This is an optimization exercise on Yosys and OpenROAD, whose aim is small area, not a production implementation.
In this exercise RTL edits were held to simulation tests only and were not proved equivalent to the original.
Some runs may be left out. An edit can pass the tests and still lose a function that they never use.

**Run 1: cells by drive strength**

(3 px per um)
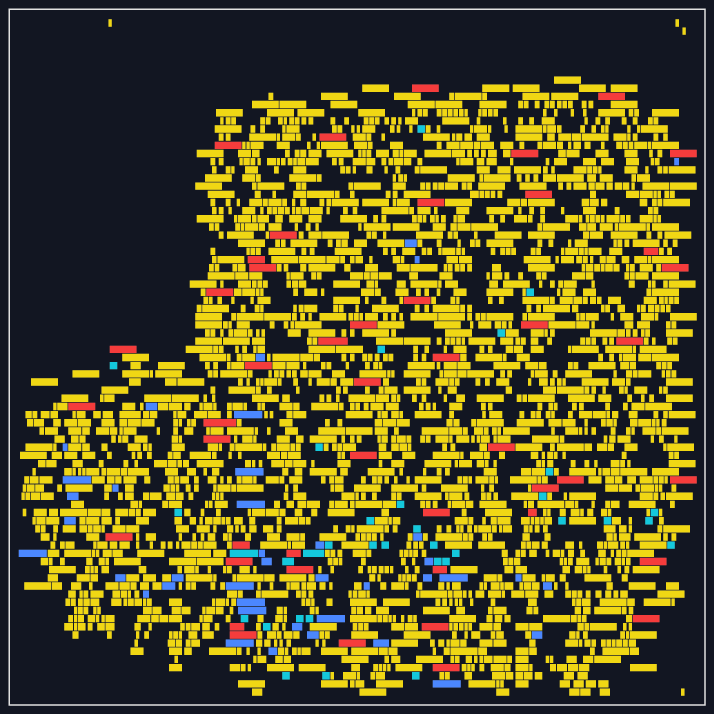
**Run 1: layout detail**

Region (164, 48) to (184, 68) um. Cells in gray, sequential cells in the stronger gray; small squares are vias.
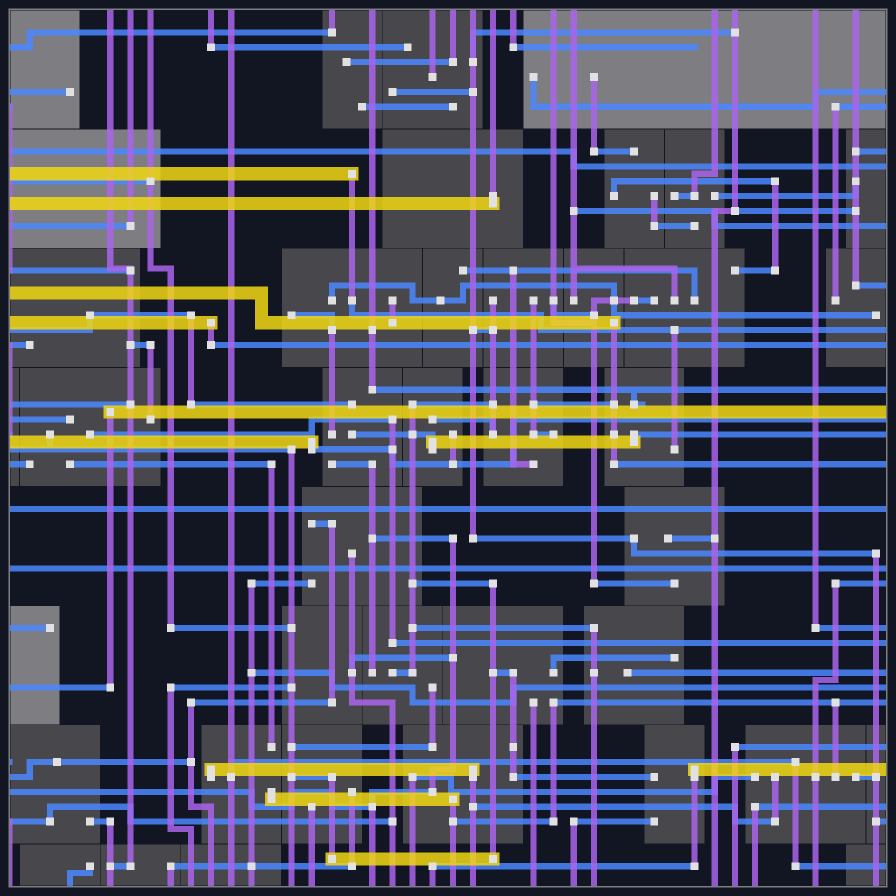
**Run 1: flops by top-level scope**

(3 px per um) Other sequential cells in the stronger gray, the rest of the logic in the fainter gray.
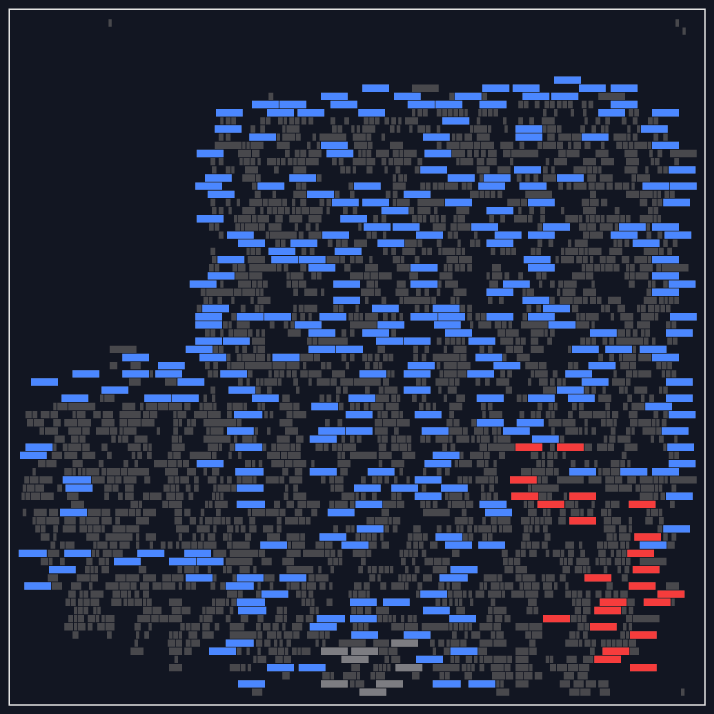
`flow/design.v`:
```
`timescale 1ns / 1ps
module display_controller(
	input clk,
	input rst,
	output hSync, vSync,
	output reg bright,
	output reg[9:0] hCount,
	output reg [9:0] vCount  
	);
	reg [1:0] pix_div;
	wire pix_en = (pix_div == 2'd3);
	always @(posedge clk, posedge rst)
		if (rst)
			pix_div <= 0;
		else
			pix_div <= pix_div + 1'b1;
	always @ (posedge clk, posedge rst)
		begin
		if (rst)
			begin
			hCount <= 0;
			vCount <= 0;
			end
		else if (pix_en)
			begin
			if (hCount < 10'd799)
				begin
				hCount <= hCount + 1;
				end
			else if (vCount < 10'd524)
				begin
				hCount <= 0;
				vCount <= vCount + 1;
				end
			else
				begin
				hCount <= 0;
				vCount <= 0;
				end
			end
		end
	assign hSync = (hCount < 96) ? 0:1;
	assign vSync = (vCount < 2) ? 0:1;
	always @(posedge clk, posedge rst)
		begin
		if (rst)
			bright <= 0;
		else if (pix_en)
			begin
			if(hCount > 10'd143 && hCount < 10'd784 && vCount > 10'd34 && vCount < 10'd516)
				bright <= 1;
			else
				bright <= 0;
			end
		end
endmodule
`timescale 1ns / 1ps
module block_controller(
    input clk,
    input move_en,  
    input rst,
    input BTNC,
    input bright,
    input [9:0] hCount, vCount,  
    output reg [11:0] rgb
    );
    localparam
        START    = 5'b00001,
        STACK    = 5'b00010,
        UPDATE   = 5'b00100,
        CHECK    = 5'b01000,
        DEBOUNCE = 5'b10000;
    wire block_fill;
    reg [1:0] left;
    reg [9:0] xposL, xposR, ypos;  
    reg [9:0] xprevL, xprevR;
    reg [1:0] first;
    reg [1:0] second;
    reg [7:0] state;
    reg [4:0] height;
    wire [11:0] difference;
    reg [9:0] stackL [0:9];  
    reg [9:0] stackR [0:9];
    integer i;
    parameter BLACK     = 12'b0000_0000_0000;
    parameter BLUE      = 12'b0000_1111_1111;
    parameter RED       = 12'b1111_0000_0000;
    parameter WHITE     = 12'b1111_1111_1111;
    assign difference = xposR - xposL;
    always@ (*) begin
        if(~bright)
            rgb = BLACK;
        else if (hCount >= xposL && hCount <= xposR && vCount <= ypos && vCount > ypos - 50)
            rgb = RED;
        else if (hCount >= stackL[0] && hCount <= stackR[0] && vCount <= 514 && vCount > 464)  
            rgb = RED;
        else if (hCount >= stackL[1] && hCount <= stackR[1] && vCount <= 464 && vCount > 414) 
            rgb = RED;
        else if (hCount >= stackL[2] && hCount <= stackR[2] && vCount <= 414 && vCount > 364)
            rgb = RED;
        else if (hCount >= stackL[3] && hCount <= stackR[3] && vCount <= 364 && vCount > 314)
            rgb = RED;
        else if (hCount >= stackL[4] && hCount <= stackR[4] && vCount <= 314 && vCount > 264)
            rgb = RED;
        else if (hCount >= stackL[5] && hCount <= stackR[5] && vCount <= 264 && vCount > 214)
            rgb = RED;
        else if (hCount >= stackL[6] && hCount <= stackR[6] && vCount <= 214 && vCount > 164)
            rgb = RED;
        else if (hCount >= stackL[7] && hCount <= stackR[7] && vCount <= 164 && vCount > 114)
            rgb = RED;
        else if (hCount >= stackL[8] && hCount <= stackR[8] && vCount <= 114 && vCount > 64)
            rgb = RED;
        else if (hCount >= stackL[9] && hCount <= stackR[9] && vCount <= 64 && vCount > 14)
            rgb = RED;
        else
            rgb = BLUE;
    end
    always@(posedge clk, posedge rst)
    begin
        if (rst)
        begin
            xposL <= 144;  
            xposR <= 244;  
            ypos <= 514;  
            left <= 1'b1;
            first <= 1'b1;
            height <= 0;
            state <= START;
            second <= 0;
            xprevL <= 0;
            xprevR <= 0;
            for (i = 0; i < 10; i=i+1)begin
                stackL[i] <= 0;
                stackR[i] <= 0;
            end
        end
        else if (move_en) begin
            case(state)
                START:
                begin
                    xposL <= 144;  
                    xposR <= 244;  
                    ypos <= 514;  
                    left <= 1'b1;
                    first <= 1'b1;
                    height <= 0;
                    second <= 0;
                    for (i = 0; i < 10; i=i+1)begin
                        stackL[i] <= 0;
                        stackR[i] <= 0;
                    end
                    if (BTNC) begin 
                        state <= DEBOUNCE;
                    end
                end
                STACK:
                begin
                    if (BTNC) begin
                        if (first == 1'b1) begin
                            first <= 1'b0;
                            xprevL <= xposL;
                            xprevR <= xposR;
                            xposL <= 144;
                            xposR <= 244;
                            height <= height + 1;
                            ypos <= ypos - 50;
                            stackL[height] <= xposL;
                            stackR[height] <= xposR;
                            left <= 1'b1;
                            second <= 1'b1;
                            state <= DEBOUNCE;
                        end
                        else begin
                            state <= DEBOUNCE;
                        end
                    end
                    else if (left == 1'b1) begin
                        xposL <= xposL - 1;
                        xposR <= xposR - 1;
                        if (xposR >= 783)
                            left <= 1'b0;
                            xposR <= xposR + 1;
                            xposL <= xposL + 1;
                    end
                    else if (left == 1'b0) begin
                        xposL <= xposL + 1;
                        xposR <= xposR + 1;
                        if (xposL <= 144)
                            left <= 1'b1;
                            xposR <= xposR - 1;
                            xposL <= xposL - 1;
                    end
                end
                DEBOUNCE:
                begin
                    if(BTNC) begin
                    end
                    else if(first)begin
                        state <= STACK;
                    end
                    else if(second)begin
                        second <= 0;
                        state <= STACK;
                    end
                    else if(!BTNC)begin
                        state <= UPDATE;
                    end
                end
                UPDATE:
                begin
                    if (xposL >= xprevR || xposR <= xprevL) begin
                        state <= START;
                    end
                    else if (xposL > xprevL) begin
                        xposR <= xprevR;
                        state <= CHECK;
                    end
                    else begin  
                        xposL <= xprevL;
                        state <= CHECK;
                    end
                end
                CHECK:
                begin
                    if ((difference < 10) || (height == 9)) begin
                        state <= START;
                    end
                    else begin
                        xprevL <= xposL;
                        xprevR <= xposR;
                        ypos <= ypos - 50;
                        xposL <= 144;
                        xposR <= 144 + difference;
                        state <= STACK;
                        left <= 1'b1;
                        stackL[height] <= xposL;
                        stackR[height] <= xposR;
                        height <= height + 1;
                    end
                end
            endcase
        end
    end
endmodule
`timescale 1ns / 1ps
module vga_top(
	input ClkPort,
	input BtnC,
	input BtnU,
	output hSync, vSync,
	output [3:0] vgaR, vgaG, vgaB,
	output MemOE, MemWR, RamCS, QuadSpiFlashCS
	);
	wire Reset;
	assign Reset=BtnU;
	wire bright;
	wire[9:0] hc, vc;
	wire [11:0] rgb;
	reg [27:0]	DIV_CLK;
	always @ (posedge ClkPort, posedge Reset)
	begin : CLOCK_DIVIDER
      if (Reset)
			DIV_CLK <= 0;
	  else
			DIV_CLK <= DIV_CLK + 1'b1;
	end
	wire move_en;
	assign move_en = (DIV_CLK[7:0] == 8'h7F);
	display_controller dc(.clk(ClkPort), .rst(Reset), .hSync(hSync), .vSync(vSync), .bright(bright), .hCount(hc), .vCount(vc));
	block_controller sc(.clk(ClkPort), .move_en(move_en), .bright(bright), .rst(BtnU), .BTNC(BtnC), .hCount(hc), .vCount(vc), .rgb(rgb));
	assign vgaR = rgb[11 : 8];
	assign vgaG = rgb[7  : 4];
	assign vgaB = rgb[3  : 0];
	assign {MemOE, MemWR, RamCS, QuadSpiFlashCS} = 4'b1111;
endmodule
```
`flow/run.sh`:
```
#!/bin/bash
# synth_recipe.tcl (not shown) runs the flow's synth.tcl, then flattens the netlist and writes it again
# the make line also repeats each setting of config.mk as NAME=value (left out here)
make -C /OpenROAD-flow-scripts/flow DESIGN_CONFIG=/design/flow/config.mk WORK_HOME=/design/flow/orfs CLKGATE_MAP_FILE= SYNTH_SCRIPT=/design/flow/synth_recipe.tcl finish
```
`flow/config.mk`:
```
export PLATFORM = sky130hd
export DESIGN_NAME = vga_top
export DESIGN_NICKNAME = vga_top
export VERILOG_FILES = /design/flow/design.v
export SDC_FILE = /design/flow/constraint.sdc
export NUM_CORES = 4
export LEC_CHECK = 0
export CAP_MARGIN = 20
export CORE_MARGIN = 2
export CORE_UTILIZATION = 40
export PLACE_DENSITY = 0.6
export SLEW_MARGIN = 20
```
`flow/constraint.sdc`:
```
create_clock -name core_clock -period 10.0 [get_ports {ClkPort}]
set_input_delay 2.0000 -clock core_clock [delete_from_list [all_inputs] [get_ports {ClkPort}]]
set_output_delay 2.0000 -clock core_clock [all_outputs]
set_load 0.01 [all_outputs]
```
==> metrics.md, run 1 <==
| Metric | Value |
|---|---|
| CTS Buffer Depth | 3 |
| Largest net degree at the start of global routing | 83 |
| CTS root buffer | clkbuf_16 |
| Vias | 17600 |
| Cts-stage hold buffer count | 0 |
| Status | no timing/DRC/antenna violations |
| Worst hold path type | reg -> reg |
| Dominant kind of cell | multi-input gates |
| Fin. max-slew vios | 0 |
| Register Area | 0.00735 sq mm |
| Largest family of logic cells by synthesized area | compound AO/OA/AOI/OAI gates |
| Fill cells | about 5000 |
| Register area share after synthesis | between 30% and 40% |
| Setup CP Type | reg -> out |
| Library cells used by synthesis | 86 |
| Synth Instances | 2349 |
| 1st-iter DRT viols | 1493 |
| Worst setup EP type | primary output |
| WL/cell | 20.2 um |
| Final clock-cell share | 5.07% |
| Register bit total from synthesis | ~290 |
| Highest clock rate | around 0.14 GHz |
| CTS tree | done |
| CTS resizes | 0 |
| Initial Utilization | 40.4% |
| Pin slew with the least headroom to its limit | 1.12 ns |
| Final #Nets | roughly 2600 |
| Most used cell, CP | o21ai_0 |
| Drt via density | 5.81 |
| Complex-gate fraction of the synthesized area | 19.1% |
| Critical Path AT | 5.16 ns |
| Post-synthesis mux area share | 1.60% |
Back to the opening pictures, 'cells by drive strength':
Cyan shows x3 and x4, cells 34, share 1.4%. Red shows x6 and larger, cells 46, share 2.0%. Blue shows x2, cells 40, share 1.7%. Yellow shows x1 and smaller, cells 2229, share 95%.

Back to the opening pictures, 'layout detail':
Blue shows M1. Yellow shows M3. Purple shows M2.
Netlist names of flops here include dc.hCount (1). Most frequent: nor3_1 (4), nand2_1 (4), a21oi_1 (3). 29 logic cells have their middle in the window. Sequential cells in the window: 1.

Back to the opening pictures, 'flops by top-level scope':
Red shows dc, placed flops 23, where bottom right. Blue shows sc, placed flops 262, where spread over the die.

-- run 1: final timing paths --
path | slack (ns) | end | from | cells after the start
setup / recovery | 2.84 | vgaG[1] | dc.hCount[6]$_DFFE_PP0P_ | 11
hold / removal | 0.42 | dc.pix_div[0]$_DFF_PP0_ | dc.pix_div[0]$_DFF_PP0_ | 1
setup reg to reg | 5.24 | sc.stackL[6][2]$_DFFE_PP0P_ | sc.xposR[0]$_DFFE_PP0P_ | 15
hold reg to reg | 0.42 | dc.pix_div[0]$_DFF_PP0_ | dc.pix_div[0]$_DFF_PP0_ | 1
max in group asynchronous | 6.18 | sc.stackL[2][4]$_DFFE_PP0P_ | BtnU | 4
min in group asynchronous | 1.78 | sc.stackL[0][9]$_DFFE_PP0P_ | BtnU | 2
-- run 1: metal layers --
layer	GRT usage [%]	vias to the layer above	routed length [um]
li1	-	8364	-
met1	31.1	8672	27800
met2	37.4	467	28200
met3	3.19	97	3260
met4	9.15	0	2060
met5	0	-	0
**Run 1: the worst timing path**

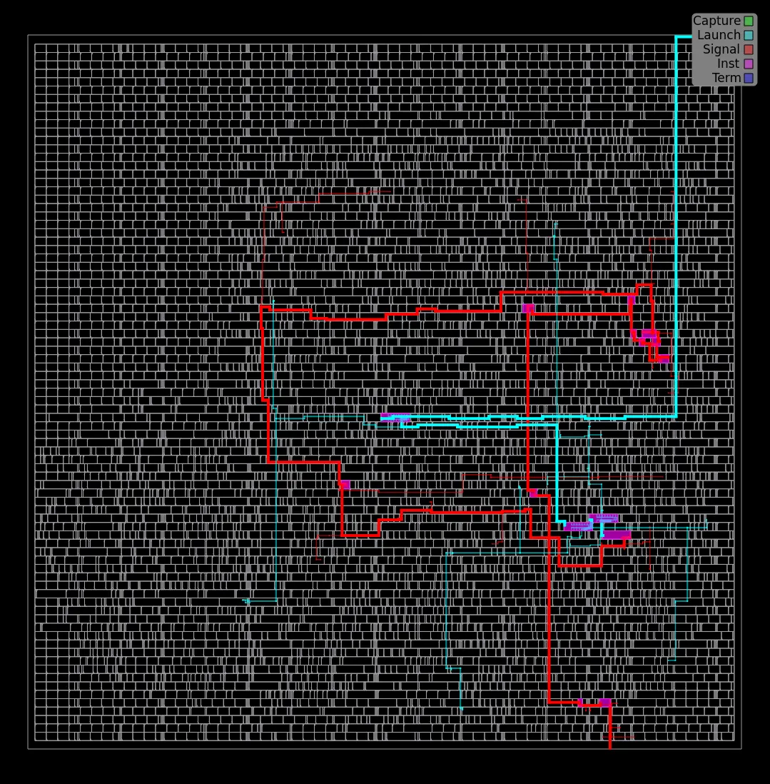

==> run 2: a larger rewrite; changed files in full <==
==> flow/design.v <==
`timescale 1ns / 1ps
module display_controller(
	input clk,
	input rst,
	input pix_en,
	output hSync, vSync,
	output bright,
	output reg [9:0] hCount,
	output reg [3:0] band,
	output reg [5:0] line,
	output band_step,    
	output [3:0] band_nx  
	);
	wire line_end = pix_en & (hCount == 10'd799);
	wire f_last = (band == 4'd10) && (line == 6'd24);
	assign band_step = line_end & (line == 6'd49);
	wire f_step = line_end & f_last;
	assign band_nx = f_step ? 4'd0 : band + {3'd0, band_step};
	always @(posedge clk, posedge rst)
		if (rst) begin
			hCount <= 0;
			band <= 4'd10;
			line <= 6'd10;
		end else begin
			hCount <= line_end ? 10'd0 : hCount + {9'd0, pix_en};
			line <= (band_step | f_step) ? 6'd0 : line + {5'd0, line_end};
			band <= band_nx;
		end
	assign hSync = (hCount >= 10'd96);
	assign vSync = ~((band == 4'd10) && (line[5:1] == 5'd5));
	wire v_vis = (band == 4'd0) ? (line >= 6'd20) : (band == 4'd10) ? (line == 6'd0) : 1'b1;
	assign bright = (hCount >= 10'd145) && (hCount <= 10'd784) && v_vis;
endmodule
`timescale 1ns / 1ps
module block_controller(
	input clk,
	input rst,
	input move_en,  
	input [2:0] phase,  
	input BTNC,
	input [9:0] hCount,
	input [3:0] band,
	input band_step,
	output red
	);
	localparam [2:0]
		START  = 3'd0,
		STACK  = 3'd1,
		DEB_A  = 3'd2,  
		DEB_B  = 3'd3,  
		UPDATE = 3'd4,
		CHECK  = 3'd5;
	function automatic ge10(input [9:0] a, input [9:0] b);
		integer k;
		reg g, e;
		begin
			g = 1'b0; e = 1'b1;
			for (k = 9; k >= 0; k = k - 1) begin
				g = g | (e & a[k] & ~b[k]);
				e = e & ~(a[k] ^ b[k]);
			end
			ge10 = g | e;
		end
	endfunction
	reg [2:0] state;
	reg left;
	reg [3:0] lvl;
	reg [9:0] xposL, xposR, xprevL, xprevR, curL, curR;
	reg [10:0] ring [0:7];
	reg pend;
	wire [9:0] difference = xposR - xposL;
	wire first = (lvl == 4'd9);
	wire trimL = ~ge10(xprevL, xposL);  
	wire miss = ge10(xposL, xprevR) || ge10(xprevL, xposR);
	wire done = (difference < 10) || (lvl == 4'd0);
	always @(posedge clk, posedge rst)
		if (rst)
			state <= START;
		else if (move_en)
			case (state)
				START:  if (BTNC) state <= DEB_A;
				STACK:  if (BTNC) state <= first ? DEB_A : DEB_B;
				DEB_A:  if (!BTNC) state <= STACK;
				DEB_B:  if (!BTNC) state <= UPDATE;
				UPDATE: state <= miss ? START : CHECK;
				CHECK:  state <= done ? START : STACK;
				default: state <= START;
			endcase
	always @(posedge clk)
		if (move_en)
			case (state)
				START: begin
					xposL <= 144;
					xposR <= 244;
					left <= 1'b1;
					lvl <= 4'd9;
				end
				STACK:
					if (BTNC) begin
						if (first) begin
							xprevL <= xposL;
							xprevR <= xposR;
							xposL <= 144;
							xposR <= 244;
							lvl <= 4'd8;
							left <= 1'b1;
						end
					end else if (left) begin
						if (xposR >= 783)
							left <= 1'b0;
						xposL <= xposL + 1'b1;
						xposR <= xposR + 1'b1;
					end else begin
						if (xposL <= 144)
							left <= 1'b1;
						xposL <= xposL - 1'b1;
						xposR <= xposR - 1'b1;
					end
				UPDATE:
					if (miss)
						;
					else if (trimL)
						xposR <= xprevR;
					else
						xposL <= xprevL;
				CHECK:
					if (!done) begin
						xprevL <= xposL;
						xprevR <= xposR;
						xposL <= 144;
						xposR <= 144 + difference;
						left <= 1'b1;
						lvl <= lvl - 1'b1;
					end
				default: ;
			endcase
	wire [3:0] top = lvl + 1'b1;
	wire we = (state == CHECK) && (lvl != 4'd0) && (phase == top[2:0]);
	integer i;
	always @(posedge clk) begin
		for (i = 0; i < 7; i = i + 1)
			ring[i] <= ring[i + 1];
		ring[7] <= we ? {trimL, trimL ? xprevL : xprevR} : ring[0];
	end
	wire in_mov = (band == lvl);
	wire in_low = (band > top) && (band <= 4'd9);  
	wire in_any = (band >= lvl) && (band <= 4'd9);
	wire [9:0] baseL = in_low ? curL : xprevL;
	wire [9:0] baseR = in_low ? curR : xprevR;
	wire [9:0] selL = in_mov ? xposL : baseL;
	wire [9:0] selR = in_mov ? xposR : baseR;
	assign red = in_any && ge10(hCount, selL) && ge10(selR, hCount);
	always @(posedge clk)
		if (band_step)
			pend <= (band >= top) && (band <= 4'd8);
		else if (phase == band[2:0])
			pend <= 1'b0;
	wire apply = pend && (phase == band[2:0]);
	wire os = ring[0][10];
	wire [9:0] ov = ring[0][9:0];
	always @(posedge clk) begin
		curL <= (apply && os) ? ov : baseL;
		curR <= (apply && !os) ? ov : baseR;
	end
endmodule
`timescale 1ns / 1ps
module vga_top(
	input ClkPort,
	input BtnC,
	input BtnU,
	output hSync, vSync,
	output [3:0] vgaR, vgaG, vgaB,
	output MemOE, MemWR, RamCS, QuadSpiFlashCS
	);
	wire Reset = BtnU;
	wire bright, red;
	wire [9:0] hc;
	wire [3:0] band, band_nx;
	wire [5:0] line;
	wire band_step;
	reg [7:0] div;
	always @(posedge ClkPort, posedge Reset)
		if (Reset)
			div <= 0;
		else
			div <= div + 1'b1;
	wire pix_en = (div[1:0] == 2'b11);
	wire move_en = (div == 8'h7F);
	display_controller dc(.clk(ClkPort), .rst(Reset), .pix_en(pix_en),
		.hSync(hSync), .vSync(vSync), .bright(bright), .hCount(hc),
		.band(band), .line(line), .band_step(band_step), .band_nx(band_nx));
	block_controller sc(.clk(ClkPort), .rst(Reset), .move_en(move_en), .phase(div[2:0]),
		.BTNC(BtnC), .hCount(hc), .band(band), .band_step(band_step), .red(red));
	assign vgaR = {4{bright & red}};
	assign vgaG = {4{bright & ~red}};
	assign vgaB = {4{bright & ~red}};
	assign {MemOE, MemWR, RamCS, QuadSpiFlashCS} = 4'b1111;
endmodule
**Run 2: the worst timing path**

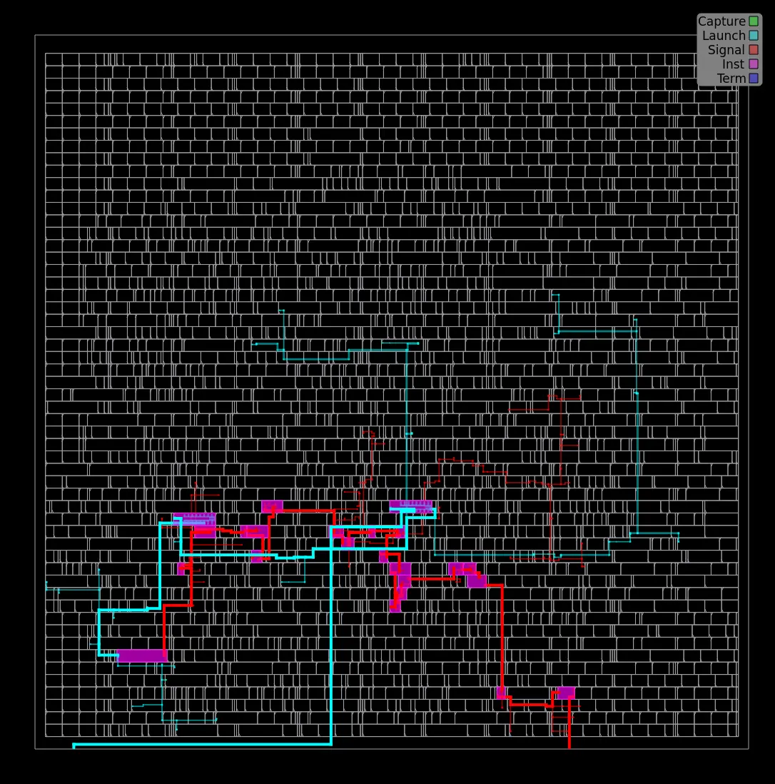
Final Core Density: 45.0%
Cell Count, Final, Fillers Out: 1244
fin worst setup slack: 2.56 ns
TNS Setup: 0 ns

**Run 2: flops by top-level scope**

(4 px per um) Other sequential cells in the stronger gray, the rest of the logic in the fainter gray.
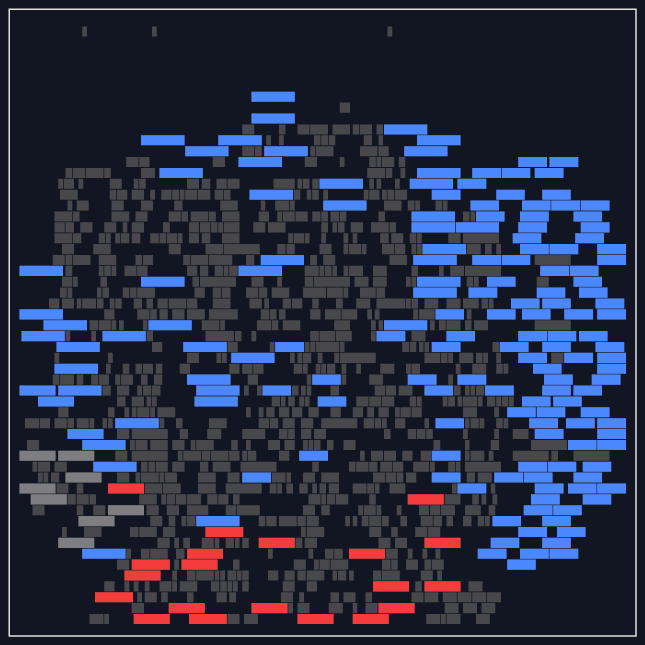
Red shows dc, placed flops 20. Blue shows sc, placed flops 157.

**Run 2: cells by drive strength**

(4 px per um)
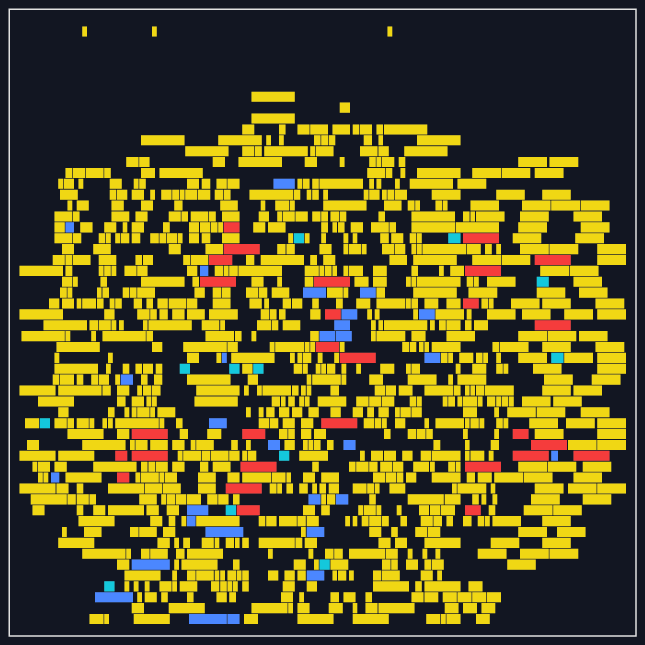
Red shows x6 and larger, cells 28, share 2.9%. Blue shows x2, cells 29, share 3.0%. Yellow shows x1 and smaller, cells 890, share 93%. Cyan shows x3 and x4, cells 12, share 1.3%.

**Run 2: layout detail**

Region (107, 29) to (127, 49) um. Cells in gray, sequential cells in the stronger gray; small squares are vias.
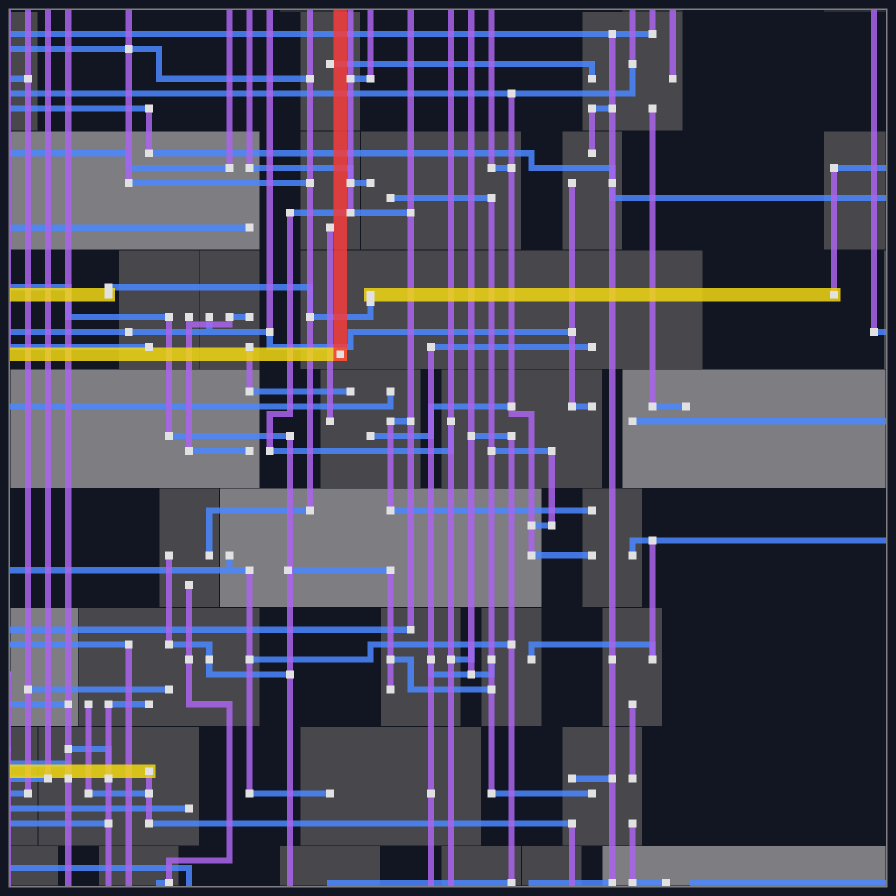
Blue shows M1. Yellow shows M3. Purple shows M2. Red shows M4.
Netlist names of flops here include sc.curR (3), sc.curL (1). Sequential cells in the window: 4. 23 logic cells have their middle in the window. Most frequent: nand2_1 (5), dfxtp_1 (4), nor2_1 (3).

==> run 2 against run 1 <==
  * Cell area is 55% lower
  * Global-route usage shrank 3.7 points
  * Cell count down 59%
  * Hold slack got worse by 0.098 ns
  * Critical path depth is 9 higher
  * Register-to-register slack better by 0.64 ns
  * Wire length fell by 63%
  * Non-clock buffer count decreased by 21
  * First-iteration DRC count fell by 55%
  * Critical path type unchanged
  * Largest cell class unchanged
==> metrics.md, run 2 <==
| Metric | Value |
|---|---|
| Ys async rst share | 16.8% (was 100%) |
| Hold Path Sink | sc.ring[3][10]$_DFF_P_ (was dc.pix_div[0]$_DFF_PP0_) |
| CTS root buffer | clkbuf_16 (unchanged) |
| Wire length on met2 | 9970 um (was 28200 um) |
| CTS resizes | 0 (unchanged) |
| CTS tree | done (unchanged) |
| Highest clock rate | 0.134 GHz (was 0.140 GHz) |
| Max reg flops | about 90 |
| Setup CP Type | reg -> out (unchanged) |
| Reg-to-Reg End | sc.xposL[9]$_DFFE_PP_ (was sc.stackL[6][2]$_DFFE_PP0P_) |
| Register bit total from synthesis | 185 (was 293) |
| Synth Instances | 949 (was 2349) |
| Drt via density | 5.59 (was 5.81) |
| Library cells used by synthesis | 78 (was 86) |
| Largest family of logic cells by synthesized area | compound AO/OA/AOI/OAI gates (unchanged) |
| Fill cells | 2137 (was 4952) |
| Clock latency (worst-skew pair) | 0.43 ns (was 0.58 ns) |
| Hold Path Cell Cnt | 0 (was 1) |
| Met3 wire length | 1260 um (was 3260 um) |
| Critical Path AT | 5.44 ns (was 5.16 ns) |
| Worst hold path type | reg -> reg (unchanged) |
| Register area share after synthesis | 46.6% (was 35.5%) |
| Critical Path Sink | vgaG[3] (was vgaG[1]) |
| 1st-iter DRT viols | 675 (was 1493) |
| Fraction of layout cells with a size suffix above 1 | 7.19% (was 5.11%) |
| Final #Nets | 1003 (was 2633) |
| Post-synthesis mux area share | 2.08% (was 1.60%) |
| CTS Buffer Depth | 2 (was 3) |
| R2R setup slack | 5.88 ns (was 5.24 ns) |
| Status | no timing/DRC/antenna violations (unchanged) |
| Complex-gate fraction of the synthesized area | 16.2% (was 19.1%) |
| Initial Utilization | 40.9% (was 40.4%) |
| Register Area | 0.00432 sq mm (was 0.00735 sq mm) |
| Top Layer Used | met4 (unchanged) |
| Largest net degree at the start of global routing | 44 (was 83) |
| Hold Crit Start | sc.ring[4][10]$_DFF_P_ (was dc.pix_div[0]$_DFF_PP0_) |
| Cts-stage hold buffer count | 0 (unchanged) |
| Pin slew with the least headroom to its limit | 0.905 ns (was 1.12 ns) |
| Vias | 6952 (was 17600) |
| Core area | 0.0227 sq mm (was 0.0512 sq mm) |
| Wl on met1 | 11100 um (was 27800 um) |
| Reg2Reg Depth | 14 (was 15) |
-- run 2: per-stage QoR --
step	hold WS, ns	utilization, %	instance area (sq um)	cells	worst slack (ns)
CTS	0.321	45.0	10200	1244	2.51
finish	0.326	45.0	10200	1244	2.56
global route	0.325	45.0	10200	1244	2.13
detailed placement	0.312	42.4	9630	1212	3.02
global placement	0.311	42.4	9630	1212	3.24
floorplan	0.310	-	9290	952	3.43
-- run 2: cell type report --
cell class	instances	share of cell area, %
Multi-Input combinational cell	658	44.0
Sequential cell	185	42.3
Timing Repair Buffer	25	2.23
Tap cell	285	3.49
Clock inverter	15	1.66
Inverter	59	2.17
Clock buffer	17	4.16
-- run 2: routing by layer --
| metal | track usage, % | vias up |
|---|---|---|
| met5 | 0 | - |
| met4 | 5.59 | 0 |
| met3 | 3.54 | 40 |
| met2 | 29.7 | 199 |
| met1 | 27.8 | 3333 |
| li1 | - | 3380 |
**Run 2: gate families picked out**

(3 px per um)
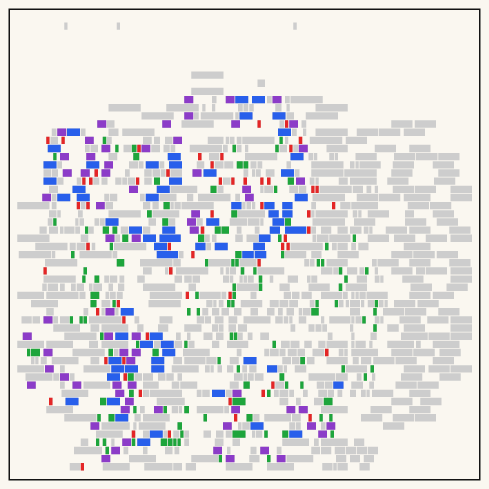

==> run 2 -> run 3 <==
--- a/flow/design.v
+++ b/flow/design.v
@@ -10,5 +10,6 @@
 	output reg [5:0] line,
 	output band_step,    
-	output [3:0] band_nx  
+	output [3:0] band_nx,  
+	output reg lp  
 	);
 	wire line_end = pix_en & (hCount == 10'd799);
@@ -22,5 +23,7 @@
 			band <= 4'd10;
 			line <= 6'd10;
+			lp <= 1'b0;
 		end else begin
+			lp <= lp ^ line_end;
 			hCount <= line_end ? 10'd0 : hCount + {9'd0, pix_en};
 			line <= (band_step | f_step) ? 6'd0 : line + {5'd0, line_end};
@@ -63,9 +66,20 @@
 		end
 	endfunction
+	function automatic [9:0] step10(input [9:0] x, input dec);
+		integer k;
+		reg c;
+		begin
+			c = 1'b1;
+			for (k = 0; k < 10; k = k + 1) begin
+				step10[k] = x[k] ^ c;
+				c = c & (x[k] ^ dec);
+			end
+		end
+	endfunction
 	reg [2:0] state;
 	reg left;
 	reg [3:0] lvl;
 	reg [9:0] xposL, xposR, xprevL, xprevR, curL, curR;
-	reg [10:0] ring [0:7];
+	reg [9:0] ring [0:7];
 	reg pend;
 	wire [9:0] difference = xposR - xposL;
@@ -106,14 +120,9 @@
 							left <= 1'b1;
 						end
-					end else if (left) begin
-						if (xposR >= 783)
-							left <= 1'b0;
-						xposL <= xposL + 1'b1;
-						xposR <= xposR + 1'b1;
 					end else begin
-						if (xposL <= 144)
-							left <= 1'b1;
-						xposL <= xposL - 1'b1;
-						xposR <= xposR - 1'b1;
+						if (left ? (xposR >= 783) : (xposL <= 144))
+							left <= ~left;
+						xposL <= step10(xposL, ~left);
+						xposR <= step10(xposR, ~left);
 					end
 				UPDATE:
@@ -141,5 +150,5 @@
 		for (i = 0; i < 7; i = i + 1)
 			ring[i] <= ring[i + 1];
-		ring[7] <= we ? {trimL, trimL ? xprevL : xprevR} : ring[0];
+		ring[7] <= we ? (trimL ? xprevL : xprevR) : ring[0];
 	end
 	wire in_mov = (band == lvl);
@@ -157,6 +166,6 @@
 			pend <= 1'b0;
 	wire apply = pend && (phase == band[2:0]);
-	wire os = ring[0][10];
-	wire [9:0] ov = ring[0][9:0];
+	wire [9:0] ov = ring[0];
+	wire os = ~ge10(ov, curR);  
 	always @(posedge clk) begin
 		curL <= (apply && os) ? ov : baseL;
@@ -179,5 +188,5 @@
 	wire [5:0] line;
 	wire band_step;
-	reg [7:0] div;
+	reg [1:0] div;
 	always @(posedge ClkPort, posedge Reset)
 		if (Reset)
@@ -185,10 +194,11 @@
 		else
 			div <= div + 1'b1;
-	wire pix_en = (div[1:0] == 2'b11);
-	wire move_en = (div == 8'h7F);
+	wire pix_en = (div == 2'b11);
+	wire lp;
+	wire move_en = pix_en && (hc[4:0] == 5'b11111) && (hc[5] == lp);
 	display_controller dc(.clk(ClkPort), .rst(Reset), .pix_en(pix_en),
 		.hSync(hSync), .vSync(vSync), .bright(bright), .hCount(hc),
-		.band(band), .line(line), .band_step(band_step), .band_nx(band_nx));
-	block_controller sc(.clk(ClkPort), .rst(Reset), .move_en(move_en), .phase(div[2:0]),
+		.band(band), .line(line), .band_step(band_step), .band_nx(band_nx), .lp(lp));
+	block_controller sc(.clk(ClkPort), .rst(Reset), .move_en(move_en), .phase({hc[0], div}),
 		.BTNC(BtnC), .hCount(hc), .band(band), .band_step(band_step), .red(red));
 	assign vgaR = {4{bright & red}};
--- a/flow/config.mk
+++ b/flow/config.mk
@@ -9,4 +9,7 @@
 export CORE_MARGIN = 2
 export CORE_UTILIZATION = 40
+export CTS_BUF_LIST = sky130_fd_sc_hd__clkbuf_8
+export CTS_CLUSTER_DIAMETER = 200
+export CTS_CLUSTER_SIZE = 100
 export PLACE_DENSITY = 0.6
 export SLEW_MARGIN = 20
**Run 3: gate families picked out**

(3 px per um)
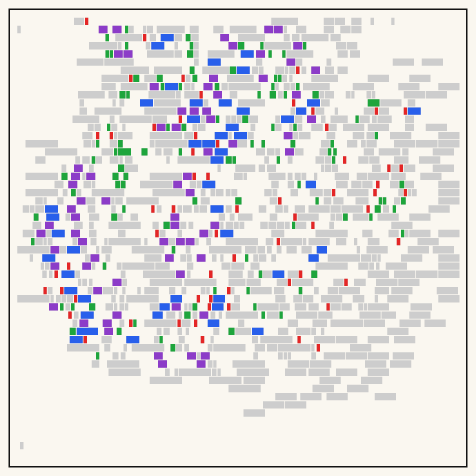
Red shows inv cells, cells 62. Purple shows xor and xnor cells, cells 72. Blue shows fa/ha/maj cells, cells 48. Green shows nor cells, cells 107.

**Run 3: flops by top-level scope**

(4 px per um) Other sequential cells in the stronger gray, the rest of the logic in the fainter gray.
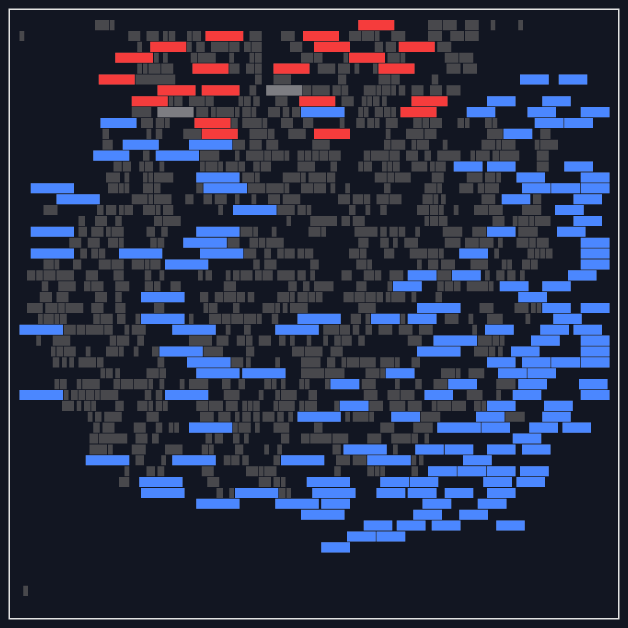
Red shows dc, placed flops 21. Blue shows sc, placed flops 149.
Another 2 sequential cells are not colored.

**Run 3: the worst timing path**

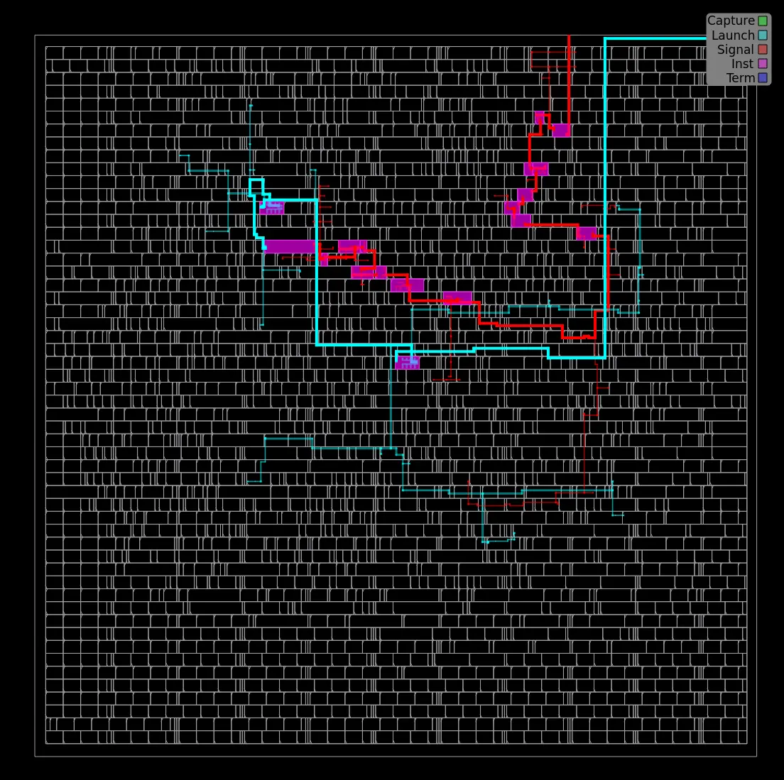
Final Core Density: 43.6%
fin worst setup slack: 2.87 ns
Cell Count, Final, Fillers Out: 1181
minimum clock period: 7.13 ns

**Run 3: layout detail**

Region (104, 28) to (124, 48) um. Cells in gray, sequential cells in the stronger gray; small squares are vias.
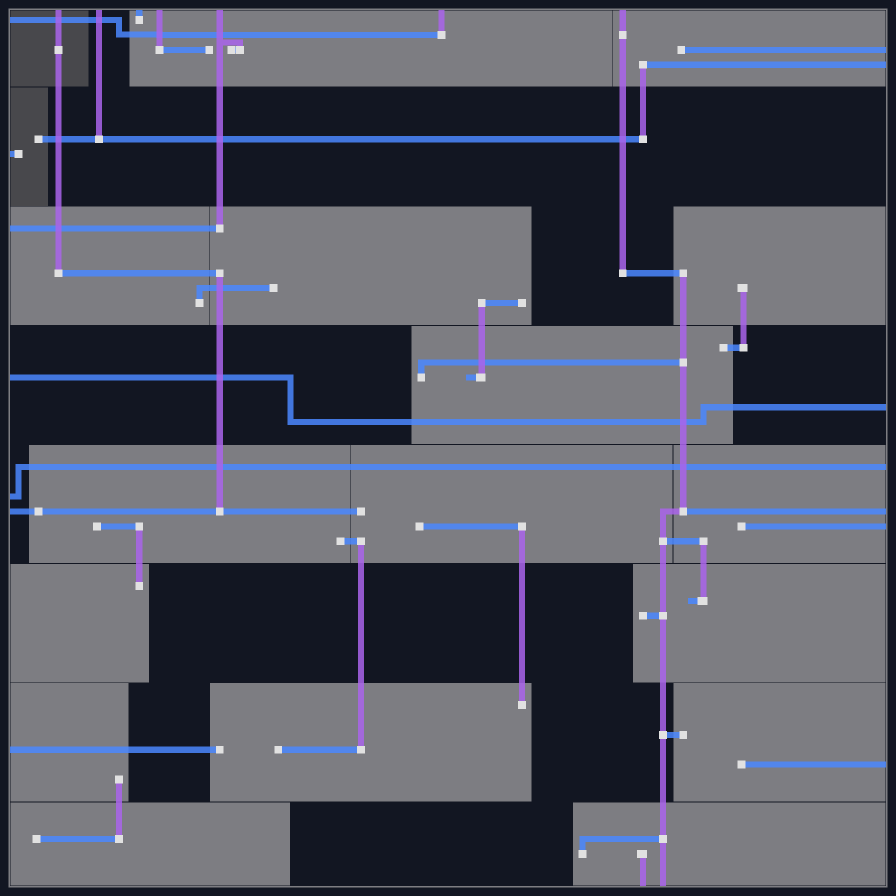
Purple shows M2. Blue shows M1.
Netlist names of flops here include sc.ring (13), sc.xprevL (1). Sequential cells in the window: 14. 15 logic cells have their middle in the window. Most frequent: dfxtp_1 (13), nand2_1 (1), edfxtp_1 (1).

==> run 3 against run 2 <==
  * Synthesized cell count decreased by 5.2%
  * Global-route usage is 0.60 points lower
  * Hold slack better by 0.0064 ns
  * Utilization is 1.5 points lower
  * Via count decreased by 7.9%
  * Cell count fell by 5.1%
  * Register-to-register slack lost 0.08 ns
  * Sequential share of layout area is 0.47 points higher
  * Clock skew rose by 0.0077 ns
  * Non-clock buffer count down 4
==> metrics.md, run 3 <==
| Metric | Value |
|---|---|
| Final #Nets | 927 (was 1003) |
| Smallest hold slack | 0.332 ns (was 0.326 ns) |
| Register Area | 0.00404 sq mm (was 0.00432 sq mm) |
| Buffer share of cell area | 2.30% (was 2.23%) |
| Core area | 0.0217 sq mm (was 0.0227 sq mm) |
| FFs & Latches | 172 (was 185) |
| Reg2Reg Depth | 14 (unchanged) |
| Fin. max-slew vios | 0 (unchanged) |
| Met2 Use GR | 28.3% (was 29.7%) |
| Cts-stage hold buffer count | 0 (unchanged) |
| CTS resizes | 0 (unchanged) |
| Status | no timing/DRC/antenna violations (unchanged) |
| Non-clk invs | 62 (was 59) |
| Max reg flops | 80 (was 88) |
| Wl on met1 | 10500 um (was 11100 um) |
| Vias | 6400 (was 6952) |
| Highest clock rate | 0.140 GHz (was 0.134 GHz) |
| R2R setup slack | 5.80 ns (was 5.88 ns) |
| Place WS | 3.34 ns (was 3.02 ns) |
| Met3 wire length | 1020 um (was 1260 um) |
| Multi-input combinational area share | 44.6% (was 44.0%) |
| TNS Setup | 0 ns (unchanged) |
| Fraction of layout cells with a size suffix above 1 | 8.32% (was 7.19%) |
| Dominant kind of cell | multi-input gates (unchanged) |
| Critical Path AT | 5.13 ns (was 5.44 ns) |
| Pin slew with the least headroom to its limit | 0.997 ns (was 0.905 ns) |
| CTS Buffer Depth | 2 (unchanged) |
| Wire length on met2 | 9290 um (was 9970 um) |
| Plain + repair buffers | 21 (was 25) |
| Register area share after synthesis | 46.1% (was 46.6%) |
| Placed cell area | 0.00902 sq mm (was 0.00963 sq mm) |
| Reg-to-Reg End | sc.xposR[5]$_DFFE_PP_ (was sc.xposL[9]$_DFFE_PP_) |
| Met1 Resource Use GR | 27.6% (was 27.8%) |
| Critical Path Sink | vgaG[0] (was vgaG[3]) |
| R2R Path Start | sc.xposR[0]$_DFFE_PP_ (unchanged) |
| CTS tree | done (unchanged) |
| Setup CP Type | reg -> out (unchanged) |
| Largest net degree at the start of global routing | 30 (was 44) |
| Number of well taps | 280 (was 285) |
| Critical path depth in cells | 15 (was 20) |
| Final clock-cell share | 4.17% (was 5.82%) |
| Gr busiest metal | met2 (unchanged) |
| Critical Path Source | sc.lvl[0]$_DFFE_PP_ (unchanged) |
run 3: cell types whose count changed after synthesis, moves of 11 or more:
cell / change
a31oi_1: -17
o22ai_1: +11
nor2_1: -16
ha_1: -16
mux2i_1: +23
run 3: worst register-to-register path, delay by kind of cell, from the launching register on:
kind / cells / cell delay (ns)
buffers and inverters: 2 / 0.21
adder cells (fa/ha/maj): 2 / 0.65
XOR/XNOR: 1 / 0.28
flip-flops: 1 / 0.56
AND/OR/NAND/NOR: 2 / 0.19
AO/OA/AOI/OAI: 7 / 1.94
run 3: logic make-up (layout without fill, tap and decap cells):
family          after synthesis  count (layout)  share of synthesized area, %
simple gates                254             254                          14.0
xor+xnor                     72              72                          7.20
mux                          49              49                          5.73
fa+ha+maj                    48              48                          6.68
buf+inv                     117             115                          6.05
flops                       172             172                          46.1
other cells                   1               4                        0.0428
compound gates              187             187                          14.2
**Run 3: cells by drive strength**

(4 px per um)
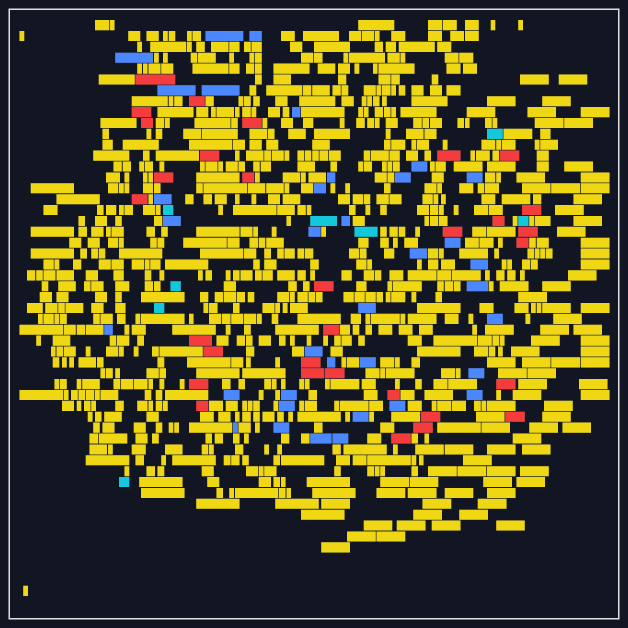

==> run 3 -> run 4 <==
--- a/flow/config.mk
+++ b/flow/config.mk
@@ -9,7 +9,4 @@
 export CORE_MARGIN = 2
 export CORE_UTILIZATION = 40
-export CTS_BUF_LIST = sky130_fd_sc_hd__clkbuf_8
-export CTS_CLUSTER_DIAMETER = 200
-export CTS_CLUSTER_SIZE = 100
 export PLACE_DENSITY = 0.6
 export SLEW_MARGIN = 20
**Run 4: cells by drive strength**

(4 px per um)
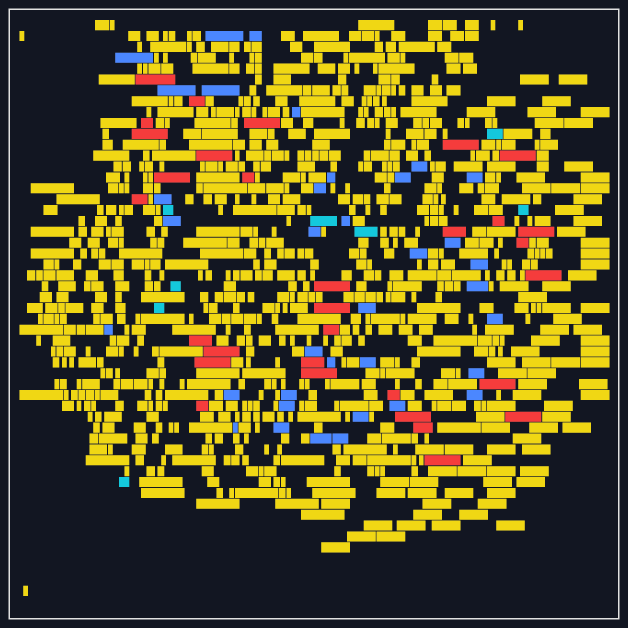
Yellow shows x1 and smaller, cells 826, share 92%. Cyan shows x3 and x4, cells 8, share 0.89%. Blue shows x2, cells 36, share 4.0%. Red shows x6 and larger, cells 31, share 3.4%.

**Run 4: layout detail**

Region (104, 28) to (124, 48) um. Cells in gray, sequential cells in the stronger gray; small squares are vias.
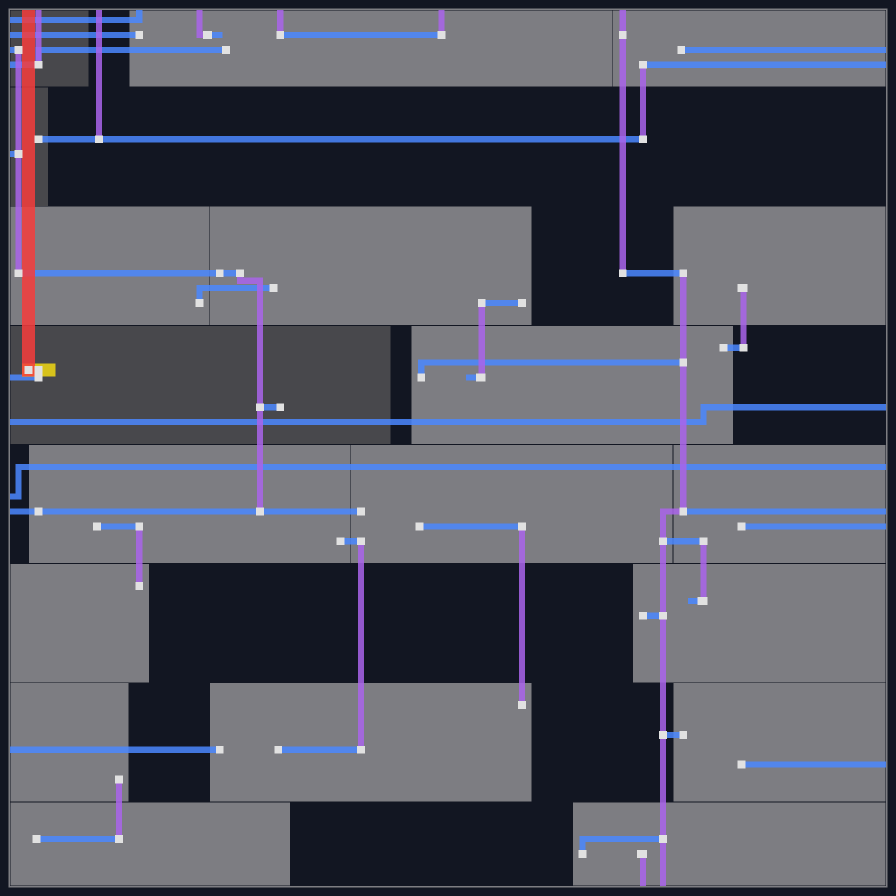
Blue shows M1. Red shows M4. Purple shows M2. Yellow shows M3.
Netlist names of flops here include sc.ring (13), sc.xprevL (1). 16 logic cells have their middle in the window. Most frequent: dfxtp_1 (13). Sequential cells in the window: 14.

**Run 4: the worst timing path**

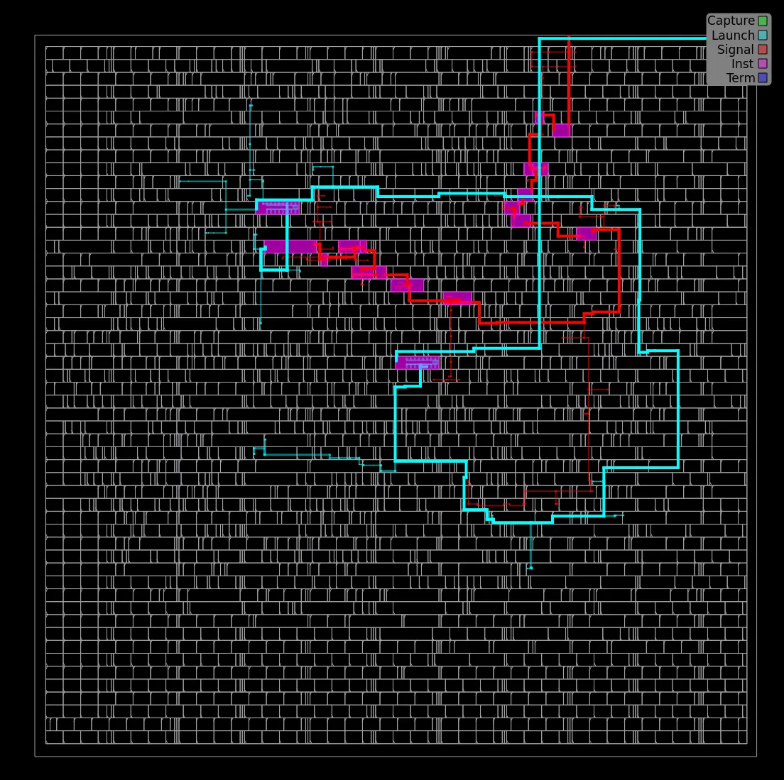
Final Core Density: 44.4%
minimum clock period: 7.10 ns
fin worst setup slack: 2.90 ns

**Run 4: flops by top-level scope**

(4 px per um) Other sequential cells in the stronger gray, the rest of the logic in the fainter gray.
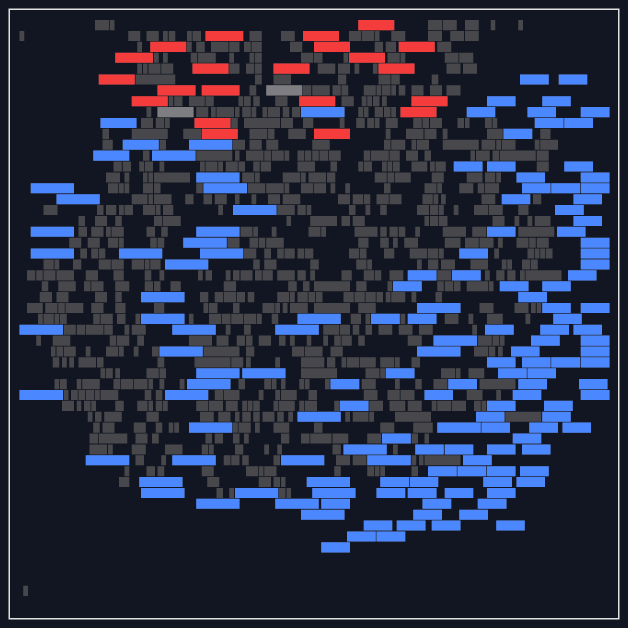
Blue shows sc, placed flops 149. Red shows dc, placed flops 21.

==> run 4 against run 3 <==
  * Area after synthesis stayed put
  * Still clean on timing, DRC and antenna
  * Synthesized cell count unchanged
  * Sequential share of layout area fell by 0.85 points
  * Critical path type unchanged
  * Hold slack worse by 0.0050 ns
  * Cell area grew 2.0%
  * First-iteration DRC count grew 13%
  * Critical path depth did not move
  * Utilization grew 0.88 points
==> metrics.md, run 4 <==
| Metric | Value |
|---|---|
| Fraction of layout cells with a size suffix above 1 | 8.32% (unchanged) |
| Cts-stage hold buffer count | 0 (unchanged) |
| Reg-to-Reg End | sc.xposR[5]$_DFFE_PP_ (unchanged) |
| Critical Path AT | 5.10 ns (was 5.13 ns) |
| TNS Setup | 0 ns (unchanged) |
| Critical Path Sink | vgaG[0] (unchanged) |
| WL/cell | 18.0 um (was 17.9 um) |
| Synth Area in Simple Gates | 14.0% (unchanged) |
| Met2 Use GR | 28.5% (was 28.3%) |
| CTS root buffer | clkbuf_16 (was clkbuf_8) |
| Status | no timing/DRC/antenna violations (unchanged) |
| Worst hold path type | reg -> reg (unchanged) |
| Hold Path Cell Cnt | 0 (unchanged) |
| Register area share after synthesis | 46.1% (unchanged) |
| Largest net degree at the start of global routing | 30 (unchanged) |
| Complex-gate fraction of the synthesized area | 14.2% (unchanged) |
| Hold Path Sink | sc.ring[3][5]$_DFF_P_ (was sc.ring[3][9]$_DFF_P_) |
| Worst setup EP type | primary output (unchanged) |
| Pin slew with the least headroom to its limit | 1.00 ns (was 0.997 ns) |
| Drt via density | 5.44 (was 5.42) |
| R2R Path Start | sc.xposR[0]$_DFFE_PP_ (unchanged) |
| Hold Crit Start | sc.ring[4][5]$_DFF_P_ (was sc.ring[4][9]$_DFF_P_) |
| Critical path depth in cells | 15 (unchanged) |
| Highest clock rate | 0.141 GHz (was 0.140 GHz) |
| Post-synthesis mux area share | 5.73% (unchanged) |
| M3 GR Usage | 3.71% (was 3.28%) |
| Critical Path Source | sc.lvl[0]$_DFFE_PP_ (unchanged) |
| Library cells used by synthesis | 74 (unchanged) |
| Met3 wire length | 872 um (was 1020 um) |
| Max reg flops | 80 (unchanged) |
| Fill cells | 2051 (was 2079) |
| Met1 Resource Use GR | 27.5% (was 27.6%) |
| Top Layer Used | met4 (unchanged) |
-- run 4: cell type report --
cell class | count | area (sq um) | area share, %
Multi-Input combinational cell | 614 | 4210 | 43.7
Sequential cell | 172 | 4040 | 41.9
Clock buffer | 19 | 443 | 4.60
Tap cell | 280 | 350 | 3.64
Inverter | 62 | 233 | 2.41
Timing Repair Buffer | 21 | 218 | 2.26
Clock inverter | 13 | 143 | 1.48
-- run 4: stage by stage --
| stage | cell area, sq um | cells |
|---|---|---|
| floorplan | 8770 | 903 |
| global route | 9640 | 1181 |
| finish | 9640 | 1181 |
| global placement | 9020 | 1148 |
| detailed placement | 9020 | 1148 |
| CTS | 9610 | 1180 |
-- run 4: worst register-to-register path: cells and delay by family (launching register included) --
family | cells | cell delay, ns
buffers and inverters | 2 | 0.20
adder cells (fa/ha/maj) | 2 | 0.65
XOR/XNOR | 1 | 0.27
AO/OA/AOI/OAI | 7 | 1.97
flip-flops | 1 | 0.54
AND/OR/NAND/NOR | 2 | 0.19

==> re-timing with driven ports <==
The results above use ideal ports. As a check the final layouts listed here were re-extracted and re-timed, cells and wires unchanged.
Step 1 sets driving cells, clkbuf_16 on the clock port and buf_2 on the other inputs (assumed; they add their load-dependent delay and slew).
Step 2 moves the port delays by t, midway between the first and last clock arrival at a register: inputs arrive t later, outputs are due t later. That takes back most of the time a late clock gives input paths.
Slacks: ideal / step 1 / step 2; pairs: ideal / step 1.
run | t (ns) | setup WS [ns] | worst setup path after step 2 | worst data-port slew with drivers (ns) | pins driven straight from the clock port
run 1 | 0.623 | 2.841 / 2.778 / 3.401 | register to output | 0.04 | 1
run 2 | 0.470 | 2.565 / 2.523 / 2.993 | register to output | 0.03 | 1
run 3 | 0.509 | 2.873 / 2.830 / 3.339 | register to output | 0.03 | 1
run 4 | 0.479 | 2.905 / 2.858 / 3.337 | register to output | 0.03 | 1
After both steps every run listed still meets setup and hold.
